This design comes from an exercise in tuning for small area, a short achievable clock period and few clock cycles on the open sky130 flow, not from production work. At most, simulation tests tie the RTL to the original design; equivalence was not proved. Not every run is shown, and edits may drop behaviour that the tests do not exercise. The RTL of run 2 was laid out without a check of its function. No activity file was given, so power comes from the tool's default toggle rates.

`design/flow/config.mk`:
```
export PLATFORM = sky130hd
export DESIGN_NAME = mnist_conv
export DESIGN_NICKNAME = mnist_conv
export VERILOG_FILES = /design/flow/design.v
export SDC_FILE = /design/flow/constraint.sdc
export NUM_CORES = 4
export LEC_CHECK = 0
export CAP_MARGIN = 20
export CORE_MARGIN = 2
export CORE_UTILIZATION = 40
export SLEW_MARGIN = 20
```
`design/flow/constraint.sdc`:
```
create_clock -name core_clock -period 8.0 [get_ports {clk}]
set_input_delay 1.6000 -clock core_clock [delete_from_list [all_inputs] [get_ports {clk}]]
set_output_delay 1.6000 -clock core_clock [all_outputs]
set_load 0.01 [all_outputs]
```
`design/flow/design.v`:
```
module signed_mult (clk, a, b, out);
	input      signed  clk;
	output 	signed  [15:0]	out; 
	input 	signed	[15:0] 	a; 
	input 	signed	[15:0] 	b; 
	wire 	signed	[31:0]	mult_out;
	assign out = a * b;
endmodule
module element_process(clk, reset, a, b, out);
    parameter DATA_WIDTH = 16;
    input      signed  clk;
    input      signed  reset;
    input      signed  [DATA_WIDTH-1:0] a;
    input      signed  [DATA_WIDTH-1:0] b;
    output reg signed  [DATA_WIDTH-1:0] out;
    wire signed [DATA_WIDTH-1:0] mulResult;
    signed_mult multiplication (clk, a, b, mulResult);
    always @(posedge clk) begin
        if (reset) begin
            out <= 0;
        end
        else begin
            out <= out + mulResult;
        end
    end
endmodule
module conv_unit(
    input clk,
    input reset,
    input start,
    output reg done,
    input  wire [11:0] sram1_start_address,
    input  wire [11:0] sram2_start_address,
    output reg [11:0] sram_address_1,
    input  wire [15:0] sram_readdata_1,
    output reg [15:0] sram_writedata_1,
    output reg        sram_write_1,
    output reg [11:0] sram_address_2,
    input  wire [15:0] sram_readdata_2,
    output reg [15:0] sram_writedata_2,
    output reg        sram_write_2,
    input  wire [5:0]  src1_row_size,
    input  wire [5:0]  src1_col_size,
    input  wire [5:0]  src2_row_size,
    input  wire [5:0]  src2_col_size,
    input  wire [11:0] dest_start_address,
    output reg [11:0] dest_address,
    output reg [15:0] dest_writedata,
    input  wire [15:0] dest_readdata,
    output reg        dest_write
);
    reg  [2:0]  state;
    reg  [2:0]  internal_state;
    reg [15:0]  imag_data, weight1, weight2, weight3;
    wire [15:0]  operand_output[2:0];
    reg [15:0]  kernel_output[2:0];
    reg  [3:0]  conv_counter;
    reg  [4:0]  kernel_counter;
    reg  [1:0]  store_counter;
    reg  [9:0]  imag_counter;
    reg [15:0]  kernel1 [8:0];
    reg [15:0]  kernel2 [8:0];
    reg [15:0]  kernel3 [8:0];
    reg         internal_reset1, internal_reset2, internal_reset3;
    element_process processUnit1 (clk, internal_reset1, imag_data, weight1, operand_output[0]);
    element_process processUnit2 (clk, internal_reset2, imag_data, weight2, operand_output[1]);
    element_process processUnit3 (clk, internal_reset3, imag_data, weight3, operand_output[2]);
    always @(posedge clk) begin
        if (reset) begin
            internal_state <= 0;
        end
        else if (internal_state == 0 && ( (state == 1 && kernel_counter == (src1_row_size-2)) || (state == 2 || state == 3) ) )begin
            internal_state <= 1;
        end
        else if (internal_state == 1 && conv_counter == 7) begin
            internal_state <= 3;
        end
        else if ( (conv_counter+2) % 3 == 0 && internal_state == 1 ) begin
            internal_state <= 2;
        end
        else if (internal_state == 2 && conv_counter != 7) begin
            internal_state <= 1;
        end
        else if (internal_state == 3) begin
            internal_state <= 4;
        end
        else if (internal_state == 4) begin
            internal_state <= 5;
        end
        else if (internal_state == 5 && store_counter == 2) begin
            internal_state <= 0;
        end
        else begin
            internal_state <= internal_state;
        end
    end
    always @(posedge clk) begin
        if (reset) begin
            state <= 0;
        end
        else if (start) begin
            if (state == 0) begin
                state <= 1;
            end 
        end
        else if (state == 1 && kernel_counter == (src1_row_size-2)) begin
            state <= 2;
        end
        else if (state == 2 && internal_state == 5 && store_counter == 2) begin
            state <= 3;
        end
        else if (state == 3 && imag_counter == (src1_row_size-2)*(src1_row_size-2)-1 && internal_state == 0 && store_counter == 3) begin
            state <= 4;
        end
        else begin
            state <= state;
        end
    end 
    always @(posedge clk) begin
        if (reset) begin
            conv_counter <= 0;
            imag_counter <= 0;
            sram_address_1 <= 0;
            internal_reset1 <= 1;
            internal_reset2 <= 1;
            internal_reset3 <= 1;
            dest_write <= 0;
            store_counter <= 0;
        end
        else begin
            if (internal_state == 0 && state == 1 && kernel_counter == 26) begin
                conv_counter <= conv_counter + 1;
            end
            if ((state == 1 && kernel_counter == 25)) begin
                sram_address_1 <= sram1_start_address;
                internal_reset1 <= 0;
                internal_reset2 <= 0;
                internal_reset3 <= 0;
                dest_write <= 0;
                store_counter <= 0;
            end
            else if ((state == 1 && kernel_counter == 24)) begin
                sram_address_1 <= sram1_start_address;
            end
            else if ((state == 1 && kernel_counter == (src1_row_size-2))) begin
                sram_address_1 <= sram_address_1 + 1;
            end
            else if (state == 2 || state == 3) begin
                case (internal_state)
                    0: begin  
                        dest_write <= 0;
                        store_counter <= 0;
                        sram_address_1 <= sram_address_1 + 1;
                        if (store_counter == 3) begin
                            imag_counter <= imag_counter + 1;
                        end
                        conv_counter <= conv_counter + 1;
                    end
                    1: begin  
                        sram_address_1 <= sram_address_1 + 1;
                        conv_counter <= conv_counter + 1;
                    end
                    2: begin  
                        sram_address_1 <= sram_address_1 + src1_col_size - 2;
                        conv_counter <= conv_counter + 1;
                    end
                    3: begin  
                        if ((imag_counter + 1) % 26 == 0 && imag_counter > 0) begin
                            sram_address_1 <= sram_address_1 - (src1_col_size*2) + 1; 
                        end
                        else begin
                            sram_address_1 <= sram_address_1 - (src1_col_size*2) - 1; 
                        end
                        conv_counter <= conv_counter + 1;
                        internal_reset1 <= 1;
                        internal_reset2 <= 1;
                        internal_reset3 <= 1;
                    end
                    4: begin 
                        conv_counter <= 0;
                        dest_writedata <= operand_output[store_counter];
                        dest_write <= 1;
                        if (state == 2) begin
                            dest_address <= dest_start_address;
                        end
                        else if (state == 3) begin
                            dest_address <= dest_address - 2*(src1_row_size-2)*(src1_row_size-2)+1;
                        end
                        kernel_output[0] <= operand_output[0];
                        kernel_output[1] <= operand_output[1];
                        kernel_output[2] <= operand_output[2];
                        store_counter <= store_counter + 1;
                    end
                    5: begin   
                        dest_writedata <= kernel_output[store_counter];
                        dest_address <= dest_address + (src1_row_size-2)*(src1_row_size-2);
                        store_counter <= store_counter + 1;
                        if (store_counter == 2) begin
                            internal_reset1 <= 0;
                            internal_reset2 <= 0;
                            internal_reset3 <= 0;
                        end
                    end
                endcase
            end
        end
    end
    always @(posedge clk) begin
        if (reset) begin
            kernel_counter <= 0;
				done <= 0;
        end
        case(state)
            0: begin
                sram_address_2 <= sram2_start_address;
            end
            1: begin
                sram_address_2 <= sram_address_2 + 1;
                kernel_counter <= kernel_counter + 1;
                if (kernel_counter < 9) begin 
                    kernel1[kernel_counter] <= sram_readdata_2;
                end
                else if (kernel_counter < 18) begin
                    kernel2[kernel_counter-9] <= sram_readdata_2;
                end
                else begin
                    kernel3[kernel_counter-18] <= sram_readdata_2;
                end
            end
             4: begin
                 done <= 1'd1;
            end
        endcase
    end
    always @(*) begin
        imag_data = sram_readdata_1;
        weight1 = kernel1[conv_counter];
        weight2 = kernel2[conv_counter];
        weight3 = kernel3[conv_counter];
    end
endmodule
module mnist_conv (
    input  wire        clk,
    input  wire        reset,
    input  wire        start,
    output wire        done,
    input  wire [11:0] img_base,
    input  wire [11:0] krn_base,
    input  wire [11:0] dst_base,
    output wire [11:0] img_addr,
    input  wire [15:0] img_rdata,
    output wire [11:0] krn_addr,
    input  wire [15:0] krn_rdata,
    output wire [11:0] dst_addr,
    output wire [15:0] dst_wdata,
    output wire        dst_we
);
    wire [15:0] unused_wd1, unused_wd2;
    wire        unused_w1, unused_w2;
    conv_unit conv_layer (
        .clk(clk),
        .reset(reset),
        .start(start),
        .done(done),
        .sram1_start_address(img_base),
        .sram2_start_address(krn_base),
        .sram_address_1(img_addr),
        .sram_readdata_1(img_rdata),
        .sram_writedata_1(unused_wd1),
        .sram_write_1(unused_w1),
        .sram_address_2(krn_addr),
        .sram_readdata_2(krn_rdata),
        .sram_writedata_2(unused_wd2),
        .sram_write_2(unused_w2),
        .src1_row_size(6'd28),
        .src1_col_size(6'd28),
        .src2_row_size(6'd3),
        .src2_col_size(6'd3),
        .dest_start_address(dst_base),
        .dest_address(dst_addr),
        .dest_writedata(dst_wdata),
        .dest_readdata(16'd0),
        .dest_write(dst_we)
    );
endmodule
```
`design/flow/run.sh`:
```
#!/bin/bash
# synth_recipe.tcl (not shown) runs the flow's synth.tcl, then flattens the netlist and writes it again
# the make line also repeats each setting of config.mk as NAME=value (left out here)
make -C /OpenROAD-flow-scripts/flow DESIGN_CONFIG=/design/flow/config.mk WORK_HOME=/design/flow/orfs CLKGATE_MAP_FILE= SYNTH_SCRIPT=/design/flow/synth_recipe.tcl finish
```
==> results.cfg, run 1 <==
[setup_path]
critPathMaxFanout = 38
r2r_setup_slack_ps = 900
r2r-end = conv_layer.processUnit2.out[15]
cpMaxStageDelayCell = o21ai_1
worstReg2RegStart = conv_layer.conv_counter[1]
critPathArrivalTime_ps = 7610
path_class = register to register
critPathBufInv = 5
r2r_cells = 25
worstSetupStartpointType = register
cp-end-kind = register
crit_top_cell = fa_1
critPathMaxStageDelay_ps = 850
worstPathRequired_ps = 8510
cp_top_family = adder cells

[placement]
pre_cts_slack_ps = 596
gp_congestion = 0.861
hpwl_um = 69400

[synthesis]
yosysWarnings = 4
synth_area_leaders = edfxtp_1 (39%), fa_1 (14%), ha_1 (7.3%)
synth_commonest_cells = edfxtp_1 (525), nand2_1 (512), inv_1 (423), fa_1 (279), ha_1 (235)
ys_types = 94
synth_cells = 3535
synth_edf_count = 525
ys_seq_elements = 610
synth_top_area_cell = edfxtp_1
syn_avg_cell_area_um2 = 11.4
yosysMostFrequentCell = edfxtp_1
syn_nets = 4120
syn_area_um2 = 40400
ys.flop_type = edfxtp_1
ys_seq_area_share_pct = 43.2
async_flop_share_pct = 0
yosys.area.top_type_share_pct = 39.0

[route]
num_vias = 26319
routedWlPerCell_um = 19.8
viasPerCell = 5.25
drtAntennaViolNets = 0
totalWireLength_um = 99500
drc = 0
drt_first_pass_iters = 5
drt_iter0_drc = 1982

[clocking]
cts.reportedPaths.clkPinSlew_ps = 70
cts-root-buf = clkbuf_16
cts_max_path_buffers = 3
ctsResizeCount = 0
cts_setup_buffers = 0
hold_buffers = 0
clock-sinks = 610
cts_tree = yes
htree_levels = 3
cts_buffers = 73
worstSkewPairLatency_ps = 680

[pwr]
power.leakage_uw = 0.0183
ir_drop_v = 0.000197
power_per_cell_area_nw_per_um2 = 213
power_uw = 9730

[floorplanning]
die_y_um = 322
start_util_pct = 40.4
dieWidth_um = 322
die_area_um2 = 104000
num_rows = 116
core_area_um2 = 100000

[min_path]
holdPathEnd = conv_layer.kernel_output[1][2]
holdCritStartpoint = conv_layer.processUnit2.out[2]
min_path_type = register to register
hold_path_depth = 0

[timing]
fmax_ghz = 0.141
holdWs_ps = 466
rsz0062_at_grt = no
tns_ps = 0
period_share_pct = 88.8
setup_viol = 0
drv_slew = 0
hold_viol = 0
slew_headroom_pct = 22.9
tightest_slew_ps = 1150
skew_ps = 71.3
fin_crit_ps = 7100

[global_routing]
grt_pass1_wl_um = 157000
overflow = 0
grt_pass1_vias = 27172
antenna_found_initial = 3
grt_max_degree = 83
grtUsageTotal_pct = 19.7

[layout]
final_nets = 4241
fillers = 9233
num_antenna_cells = 0
layout-drive-gt1-share_pct = 9.72

[run_status]
status = timing/DRC/antenna clean

[flow_run]
drv_cap = 0
Testbench counts for the RTL of run 1, summed over its fixed seeds: cycles 195,384.
## run 1: state kept, by name, indices dropped and copies added (netlist names), 2 cells and up
name                         cells
conv_layer.processUnit3.out     16
conv_layer.processUnit1.out     16
conv_layer.imag_counter         10
conv_layer.kernel_output        48
conv_layer.dest_address         12
conv_layer.kernel1             144
conv_layer.processUnit2.out     16
conv_layer.store_counter         2
conv_layer.sram_address_2       12
conv_layer.conv_counter          4
conv_layer.sram_address_1       12
conv_layer.dest_writedata       16
conv_layer.kernel_counter        5
conv_layer.internal_state        3
conv_layer.kernel2             144
conv_layer.state                 3
conv_layer.kernel3             144
## run 1: worst reg2reg max path, stage by stage (launching register included)
cell	delay [ps]
dfxtp_4	580
buf_12	310
mux4_2	260
mux2i_1	150
o21ai_1	850
nand2_1	200
fa_1	570
inv_1	50
fa_1	470
ha_1	230
fa_1	530
inv_1	50
fa_1	460
fa_1	550
inv_1	40
ha_1	270
inv_1	100
o21bai_1	110
a21oi_1	160
o21bai_1	110
a21oi_1	180
o21bai_1	120
a21o_1	190
a21oi_1	200
xnor2_1	140
nor2_1	50
## run 1: power by group
group,switching (µW),internal (µW),total (µW)
Clock,1440,1860,3300
Combinational,1560,1350,2910
Sequential,27.8,3490,3520
Total,3030,6700,9730
## run 1: layout make-up
cell class | count | area, µm² | area share [%]
multi-input cells | 2331 | 20700 | 45.3
flip-flops and latches | 610 | 17500 | 38.2
repair buffers | 215 | 1950 | 4.25
clock buffers | 85 | 1880 | 4.11
well taps | 1298 | 1620 | 3.55
inverters | 425 | 1600 | 3.48
clock inverters | 48 | 517 | 1.13
## run 1: cell usage in the layout, fill, tap and decap left out, types with 84 or more instances in the layout
cell type and count:
nor2b_1 103, xnor2_1 152, a21oi_1 99, and2_1 121, ha_1 235, inv_1 423, nand2_1 511, clkdlybuf4s50_1 111
buf_4 84, mux4_2 98, nor2_1 141, fa_1 279, edfxtp_1 525
## run 1: stage by stage
stage                     instances  cell area [µm²]
after floorplan                3535            40400
after global routing           5012            45800
after detailed placement       4879            43400
final                          5012            45800
after CTS                      5012            45800
after global placement         4878            43400
## run 1: logic make-up after synthesis
group	Yosys count	synth area share (%)
compound gates	409	6.73
xor+xnor	193	4.18
fa+ha+maj	516	21.1
mux	147	6.72
buf+inv	594	5.59
flops	610	43.2
simple gates	1066	12.4
## run 1: how the worst max path moves through the flow
| stage | to | slack (ps) | cells past startpoint | from |
|---|---|---|---|---|
| floorplan | conv_layer.processUnit1.out[15] | 80 | 31 | conv_layer.conv_counter[0] |
| global placement | conv_layer.processUnit1.out[15] | 640 | 23 | img_rdata[7] |
| detailed placement | conv_layer.processUnit3.out[15] | 600 | 23 | img_rdata[7] |
| CTS | conv_layer.processUnit2.out[15] | 900 | 25 | conv_layer.conv_counter[1] |
| global route | conv_layer.processUnit2.out[15] | 500 | 25 | conv_layer.conv_counter[1] |
| finish | conv_layer.processUnit2.out[15] | 900 | 25 | conv_layer.conv_counter[1] |
## run 1: routing by layer
| layer | global-route usage (%) | vias up | routed length [µm] |
|---|---|---|---|
| li1 | - | 12317 | - |
| met1 | 26.4 | 13182 | 43700 |
| met2 | 33.0 | 678 | 47800 |
| met3 | 3.40 | 136 | 5680 |
| met4 | 5.29 | 6 | 2240 |
| met5 | 0 | - | 33 |
Figure 1. Sizing map (run 1).
Scale bar: 100 µm.
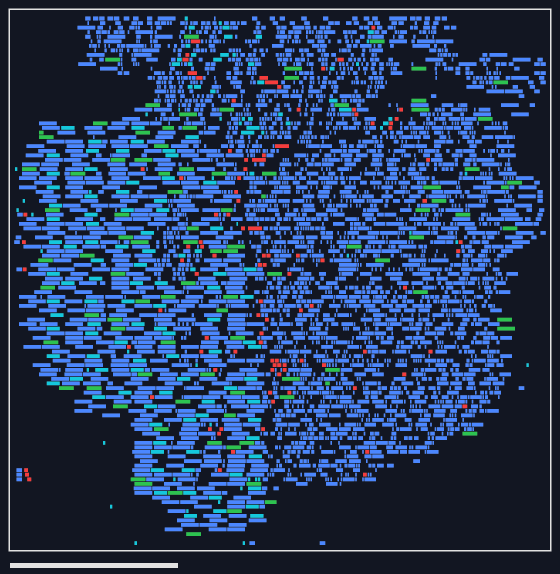
| size | color | cells | share | most used |
|---|---|---|---|---|
| x6 and larger | green | 95 | 2.6% | clkbuf_16 |
| x1 and smaller | blue | 3,353 | 90% | edfxtp_1 |
| x3 and x4 | red | 99 | 2.7% | buf_4 |
| x2 | cyan | 167 | 4.5% | mux4_2 |
Buffers, non-clock: 215
final instance area: 45,800 µm²
min setup slack post-route: 898 ps
area growth from synthesis to layout: 13.2%

Figure 2. Wires at chosen ports, followed through buffers (run 1).
Scale bar: 100 µm.
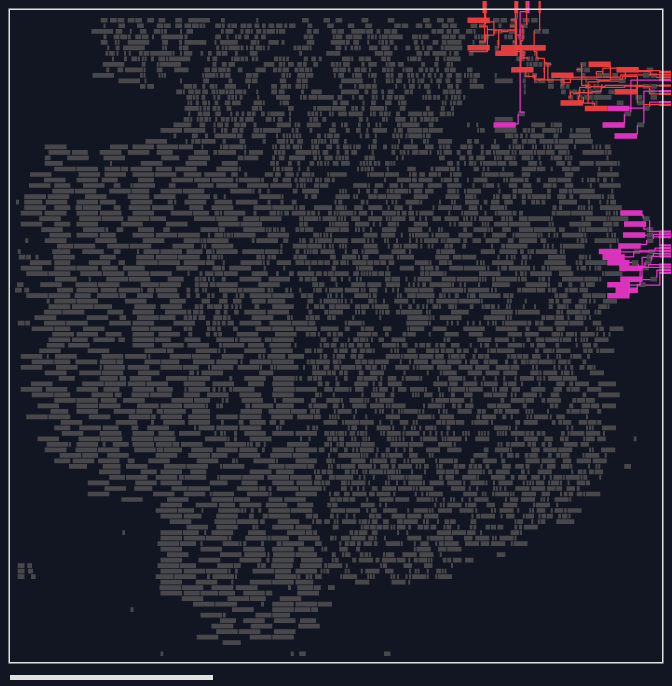
| port | color | direction | edge | end cells | buffers | wire |
|---|---|---|---|---|---|---|
| dst_addr | red | output | 6 north, 6 east | 12 | 12 | 640 µm |
| dst_wdata | magenta | output | 15 east, 1 north | 16 | 16 | 330 µm |
num ports: 125
I/O Buffers: 124

Figure 3. Where the registers sit (run 1).
Other sequential cells in the stronger gray, the rest of the logic in the fainter gray.
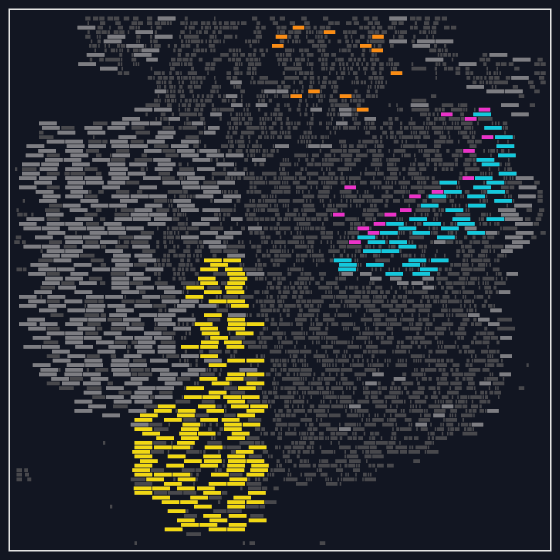
| signal | color | flops |
|---|---|---|
| conv_layer.processUnit2.out | magenta | 16 |
| conv_layer.sram_address_1 | orange | 12 |
| conv_layer.kernel1 | yellow | 144 |
| conv_layer.kernel_output | cyan | 48 |
not colored: 390
final core utilization: 45.7%
Power Sequential: 3520 µW
Seq area share: 38.2%

Figure 4. Clock wiring as the flow saved it (run 1).
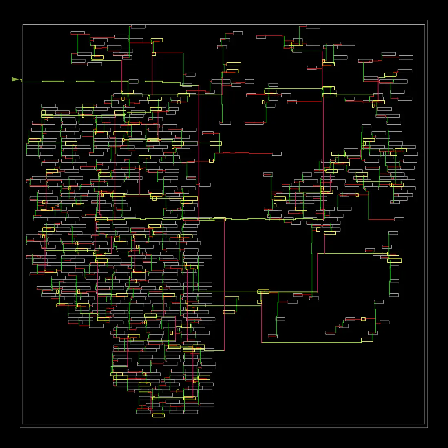

--- run 2: outline of the changes from run 1 ---
design/flow/design.v: 285 -> 4063 lines; modules unchanged: 0
  element_process: edited, 18 -> 3888 lines
  mnist_conv: edited, 44 -> 175 lines
  removed: signed_mult, conv_unit
==> module mnist_conv as of run 2 <==
module mnist_conv (
    input  wire        clk,
    input  wire        reset,
    input  wire        start,
    output wire        done,
    input  wire [11:0] img_base,
    input  wire [11:0] krn_base,
    input  wire [11:0] dst_base,
    output wire [11:0] img_addr,
    input  wire [15:0] img_rdata,
    output wire [11:0] krn_addr,
    input  wire [15:0] krn_rdata,
    output wire [11:0] dst_addr,
    output wire [15:0] dst_wdata,
    output wire        dst_we
);
    localparam PIPE = 3;             
    localparam [11:0] WE_ON  = 12'd26 + PIPE;
    localparam [11:0] WE_OFF = 12'd2054 + PIPE;
    localparam [1:0] MV_R = 2'd0, MV_L = 2'd1, MV_D = 2'd2;
    reg         run, done_r, we_r;
    reg  [11:0] cnt;                 
    reg  [2:0]  ph;                  
    reg  [11:0] ka, ia, da;          
    reg  [15:0] krd_q;               
    reg  [15:0] pix_q, pix_s0, pix_s1;   
    reg         rd_on;               
    assign done     = done_r;
    assign dst_we   = we_r;
    assign krn_addr = ka;
    assign img_addr = ia;
    assign dst_addr = da;
    wire go = start & ~run & ~done_r;    
    always @(posedge clk) begin
        if (reset) begin
            run    <= 1'b0;
            done_r <= 1'b0;
            we_r   <= 1'b0;
            cnt    <= 12'd0;
            ph     <= 3'b001;
            rd_on  <= 1'b0;
        end else begin
            if (go) run <= 1'b1;
            if (go | run) begin
                cnt <= cnt + 12'd1;
                ph  <= {ph[1:0], ph[2]};
            end
            if (run && cnt == 12'd15) rd_on <= 1'b1;
            if (run && cnt == WE_ON) we_r <= 1'b1;
            if (run && cnt == WE_OFF) begin
                we_r   <= 1'b0;
                done_r <= 1'b1;
                run    <= 1'b0;
                rd_on  <= 1'b0;
            end
        end
    end
    always @(posedge clk) begin
        if (!run) ka <= go ? ka + 12'd8 : krn_base;
        else      ka <= ka + (ph[2] ? 12'hfef : 12'd9);    
    end
    always @(posedge clk) krd_q <= krn_rdata;
    reg [15:0] ring0 [0:7], ring1 [0:7], ring2 [0:7];
    wire ld0_direct = run && (cnt == 12'd2 || cnt == 12'd3 || cnt == 12'd4);
    wire ld0_add    = run && (cnt == 12'd5 || cnt == 12'd6 || cnt == 12'd7);
    wire [15:0] ring0_sum = ring2[0] + krd_q;
    genvar j;
    generate
        for (j = 0; j < 8; j = j + 1) begin : g_ring
            always @(posedge clk) begin
                ring1[j] <= ring0[j];
                ring2[j] <= ring1[j];
            end
            if (j == 0) begin : g_r0
                always @(posedge clk)
                    ring0[0] <= ld0_add ? ring0_sum : (ld0_direct ? krd_q : ring2[0]);
            end else begin : g_rj
                wire ld = run && (cnt == 3*j+5 || cnt == 3*j+6 || cnt == 3*j+7);
                always @(posedge clk)
                    ring0[j] <= ld ? krd_q : ring2[j];
            end
        end
    endgenerate
    reg  [4:0] rrow, rpos;
    wire       row0    = (rrow == 5'd0);
    wire       row_end = (rpos == (row0 ? 5'd27 : 5'd25));
    wire [1:0] mv_cur  = row0 ? MV_R : (rpos == 5'd0 ? MV_D : (rrow[0] ? MV_L : MV_R));
    reg [11:0] ia_step;
    always @(*) begin
        if (!ph[0])
            ia_step = (mv_cur == MV_D) ? 12'd1 : 12'd28;
        else if (row_end)
            ia_step = rrow[0] ? 12'd28 : 12'd26;             
        else if (rrow[0])                                    
            ia_step = (mv_cur == MV_D) ? 12'hfc5 : 12'hfc7;  
        else
            ia_step = 12'hfc9;                               
    end
    always @(posedge clk) begin
        if (!rd_on) begin
            ia   <= img_base;
            rrow <= 5'd0;
            rpos <= 5'd0;
        end else begin
            ia <= ia + ia_step;
            if (ph[0]) begin
                if (row_end) begin
                    rrow <= rrow + 5'd1;
                    rpos <= 5'd0;
                end else begin
                    rpos <= rpos + 5'd1;
                end
            end
        end
    end
    always @(posedge clk) begin
        pix_q  <= img_rdata;
        pix_s0 <= pix_q;
        pix_s1 <= pix_s0;
    end
    reg [1:0] mv_d [0:PIPE];
    integer i;
    always @(posedge clk) begin
        mv_d[0] <= (ph[0] & rd_on) ? mv_cur : mv_d[0];
        for (i = 1; i <= PIPE; i = i + 1) mv_d[i] <= mv_d[i-1];
    end
    reg [15:0] win [0:8];
    wire [15:0] nw0 = pix_s1, nw1 = pix_s0, nw2 = pix_q;
    wire [1:0] mv_w = mv_d[0];
    always @(posedge clk) begin
        if (ph[2]) begin
            case (mv_w)
                MV_R: begin
                    win[0] <= win[1]; win[1] <= win[2]; win[2] <= nw0;
                    win[3] <= win[4]; win[4] <= win[5]; win[5] <= nw1;
                    win[6] <= win[7]; win[7] <= win[8]; win[8] <= nw2;
                end
                MV_L: begin
                    win[2] <= win[1]; win[1] <= win[0]; win[0] <= nw0;
                    win[5] <= win[4]; win[4] <= win[3]; win[3] <= nw1;
                    win[8] <= win[7]; win[7] <= win[6]; win[6] <= nw2;
                end
                default: begin
                    win[0] <= win[3]; win[1] <= win[4]; win[2] <= win[5];
                    win[3] <= win[6]; win[4] <= win[7]; win[5] <= win[8];
                    win[6] <= nw0;    win[7] <= nw1;    win[8] <= nw2;
                end
            endcase
        end
    end
    element_process mac (
        .clk(clk),
        .t0(ring0[0]), .t1(ring0[1]), .t2(ring0[2]), .t3(ring0[3]),
        .t4(ring0[4]), .t5(ring0[5]), .t6(ring0[6]), .t7(ring0[7]),
        .w0(win[0]), .w1(win[1]), .w2(win[2]), .w3(win[3]),
        .w4(win[4]), .w5(win[5]), .w6(win[6]), .w7(win[7]),
        .y(dst_wdata)
    );
    wire [1:0] mv_o = mv_d[PIPE];
    reg [11:0] da_step;
    always @(*) begin
        case (mv_o)
            MV_R:    da_step = 12'd2745;    
            MV_L:    da_step = 12'd2743;    
            default: da_step = 12'd2770;    
        endcase
    end
    wire last_ch = (PIPE % 3 == 0) ? ph[2] : ((PIPE % 3 == 1) ? ph[0] : ph[1]);
    always @(posedge clk) begin
        if (!run || cnt <= WE_ON)
            da <= run ? da : dst_base;
        else
            da <= da + (last_ch ? da_step : 12'd676);
    end
endmodule
Figure 5. Clock wiring as the flow saved it (run 2).
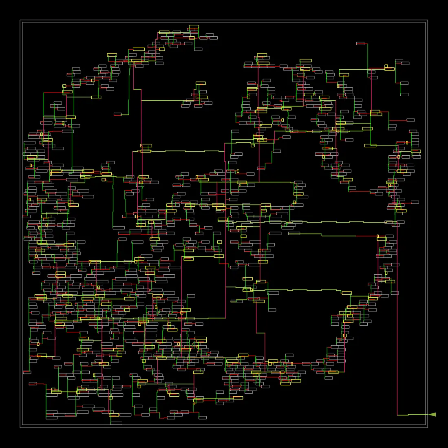
clock buffers: 129
sequential cells: 892
skew final: 130 ps

Figure 6. Sizing map (run 2).
Scale bar: 100 µm.
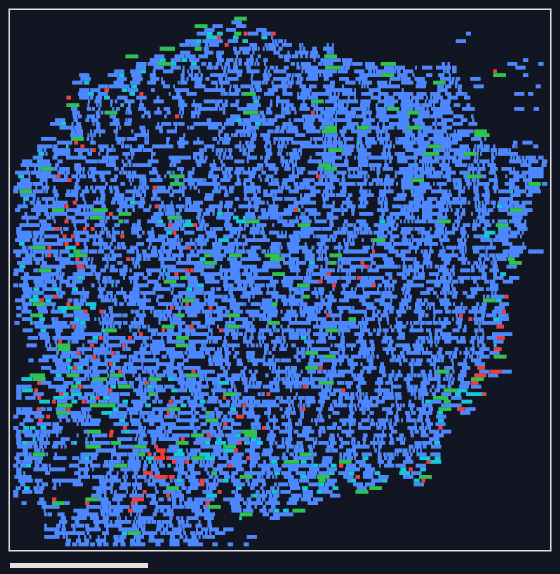
| size | color | cells | share | most used |
|---|---|---|---|---|
| x3 and x4 | red | 155 | 2.3% | buf_4 |
| x1 and smaller | blue | 6,133 | 93% | nand2_1 |
| x6 and larger | green | 147 | 2.2% | clkbuf_16 |
| x2 | cyan | 178 | 2.7% | mux2_2 |
Buffers, non-clock: 248
final instance area: 66,100 µm²

==> run 2 against run 1 <==
Compared with the run above: clock skew is 58 ps higher; highest routed layer unchanged; die area up 48%; register-to-register slack improved by 2700 ps; count of clock-buffer cells in the layout is 44 higher; largest power group unchanged; critical path type unchanged.
==> results.cfg, run 2 <==
[run_status]
status = timing/DRC/antenna clean

[synthesis]
async_flop_share_pct = 0
synth_cells = 6793
yosysMostFrequentCell = nand2_1
ys_types = 70
synthSimpleGateAreaFrac_pct = 12.5
synth_area_leaders = dfxtp_1 (24%), fa_1 (16%), edfxtp_1 (8.1%)
synth_top_family_by_area = adder cells
synth_fa_ha_area_share_pct = 19.4
synth-compound-area-share_pct = 16.6
muxShareOfSynthArea_pct = 4.81
syn_nets = 7425
synth_edf_count = 161
ys_seq_area_share_pct = 32.5
synth_commonest_cells = nand2_1 (889), dfxtp_1 (731), o21ai_0 (631), fa_1 (493), a21oi_1 (487)
syn_avg_cell_area_um2 = 8.83
yosys.area.top_type_share_pct = 24.4
yosysWarnings = 12
ys_seq_elements = 892
ys.flop_type = dfxtp_1
syn_area_um2 = 60000
synthXorXnorAreaFrac_pct = 7.24
synth_top_area_cell = dfxtp_1

[timing]
rsz0062_at_grt = no
fin_crit_ps = 4360
slew_headroom_pct = 21.9
period_share_pct = 54.4
tightest_slew_ps = 1170
drv_slew = 0
holdWs_ps = 269
fmax_ghz = 0.230
hold_viol = 0
setup_viol = 0
tns_ps = 0

[route]
drtAntennaViolNets = 0
num_vias = 48889
totalWireLength_um = 215000
viasPerCell = 5.66
drc = 0
drt_iter0_drc = 6503
drt_first_pass_iters = 9
routedWlPerCell_um = 24.9

[layout]
final_cell_mix = nand2_1 (888), dfxtp_1 (701), o21ai_0 (630), fa_1 (493), a21oi_1 (487)
largest_register = mac.st1_q
largest_register_ffs = 171
final_nets = 7157
layout-drive-gt1-share_pct = 7.26
largestRegisters = mac.st1_q (171), win (144)
area_delta_synth_final_pct = 10.3
final_common_cell = nand2_1

[setup_path]
critPathArrivalTime_ps = 5030
worstSetupStartpointType = register
crit_top_cell = o21ai_0
cp-end-kind = register
critPathMaxStageDelay_ps = 660
startpoint = rrow[0]
path_class = register to register
cpMaxStageDelayCell = nor4b_1
critPathMaxFanout = 8
worstReg2RegStart = rrow[0]
worstPathRequired_ps = 8670

[clocking]
cts_setup_buffers = 0
cts_tree = yes
cts_buffers = 101
htree_levels = 3
cts-root-buf = clkbuf_16
cts.reportedPaths.clkPinSlew_ps = 60
worstSkewPairLatency_ps = 790
hold_buffers = 0
ctsResizeCount = 0
cts_max_path_buffers = 3
clock-sinks = 892

[global_routing]
grt_max_degree = 259
overflow = 0
grtUsageTotal_pct = 27.7
antenna_found_initial = 15
grt_pass1_wl_um = 310000
grt_pass1_vias = 45107

[placement]
numPortBuffers = 124
gp_congestion = 1.02
placed_area_um2 = 62300
hpwl_um = 160000

[min_path]
min_path_type = register to register
holdCritStartpoint = ring1[3][14]

[floorplanning]
start_util_pct = 40.1
dieWidth_um = 391
die_y_um = 391
core_area_um2 = 149000
die_area_um2 = 153000
ios = 125
num_rows = 142

[flow_run]
drv_cap = 0

[pwr]
power_per_cell_area_nw_per_um2 = 227
power.leakage_uw = 0.0256
ir_drop_v = 0.000221
run 2: worst paths after layout:
kind / to / slack, ps / depth (start not counted)
max reg2reg: ia[10] / 3640 / 20
max: ia[10] / 3640 / 20
min: ring2[3][14] / 270 / 0
min reg2reg: ring2[3][14] / 270 / 0
run 2: final cells by class:
| type | instances | area (µm²) |
|---|---|---|
| fill | 14402 | 83300 |
| antenna | 3 | 7.51 |
| inverter | 473 | 1780 |
| tap | 2016 | 2520 |
| timing repair buffer | 248 | 2200 |
| multi-input combinational | 4809 | 36300 |
| clock buffer | 129 | 2870 |
| sequential | 892 | 19500 |
| clock inverter | 62 | 906 |
run 2: per-layer routing:
metal	up-vias	global-route usage [%]	part of all wire (%)
li1	22243	-	-
met1	23781	38.4	42
met5	-	0	0.012
met3	419	5.90	10
met2	2442	40.8	42
met4	4	13.4	5.5
run 2: critical path, delay by kind of cell (launching register included):
kind / cells / cell delay (ps)
buf+inv: 3 / 300
flops: 1 / 390
simple gates: 5 / 1450
compound gates: 8 / 1320
xor+xnor: 1 / 200
fa+ha+maj: 3 / 590
run 2: power by group:
group	total, µW	internal (µW)	switching, µW	leakage (µW)
clock network	5170	3060	2100	0.00184
logic	4380	1740	2640	0.0163
registers	5480	5030	449	0.00746
run 2: cells by family (layout without fill, tap and decap cells):
family,count (synthesis),after routing
other,0,3
multiplexers,269,269
XOR/XNOR,496,496
buffers and inverters,1092,912
AND/OR/NAND/NOR,1705,1705
adder cells (fa/ha/maj),651,651
flip-flops,892,892
AO/OA/AOI/OAI,1688,1688
run 2: through the flow:
step	worst slack [ps]	std cells	power, µW	util, %
floorplan	1890	6793	8100	-
global placement	3670	8435	9830	41.7
detailed placement	3670	8436	9920	41.7
CTS	3650	8627	15100	44.2
global route	3050	8629	15700	44.3
finish	3640	8632	15000	44.3

[separate check: timing with driven ports]
Ports are ideal in the flow. The routed layouts listed here were re-timed in OpenROAD.
Step 1 assumes that a clkbuf_16 drives the clock port and a buf_2 every other input.
Step 2 times the ports against the registers' clock, not the clock port: input delays grow and output delays shrink by t, the midpoint of the rising clock arrivals with the driver on.
Slacks: ideal ports / drivers / drivers and shift; pairs: ideal ports / drivers.
run	t (ns)	setup slack, ns	worst hold slack (ns)	latest minus earliest clock arrival (ns)	slew at the worst register clock pin (ns)
run 1	0.712	0.898 / 0.898 / 0.449	0.466 / 0.466 / 0.466	0.072 / 0.072	0.07 / 0.07
run 2	0.806	3.645 / 3.645 / 3.645	0.269 / 0.269 / 0.269	0.130 / 0.131	0.07 / 0.07
After both steps setup and hold are still met in every run listed. For run 1, which loses most, drivers alone change the setup slack by 0.000 ns; drivers and shift together by -0.449 ns.
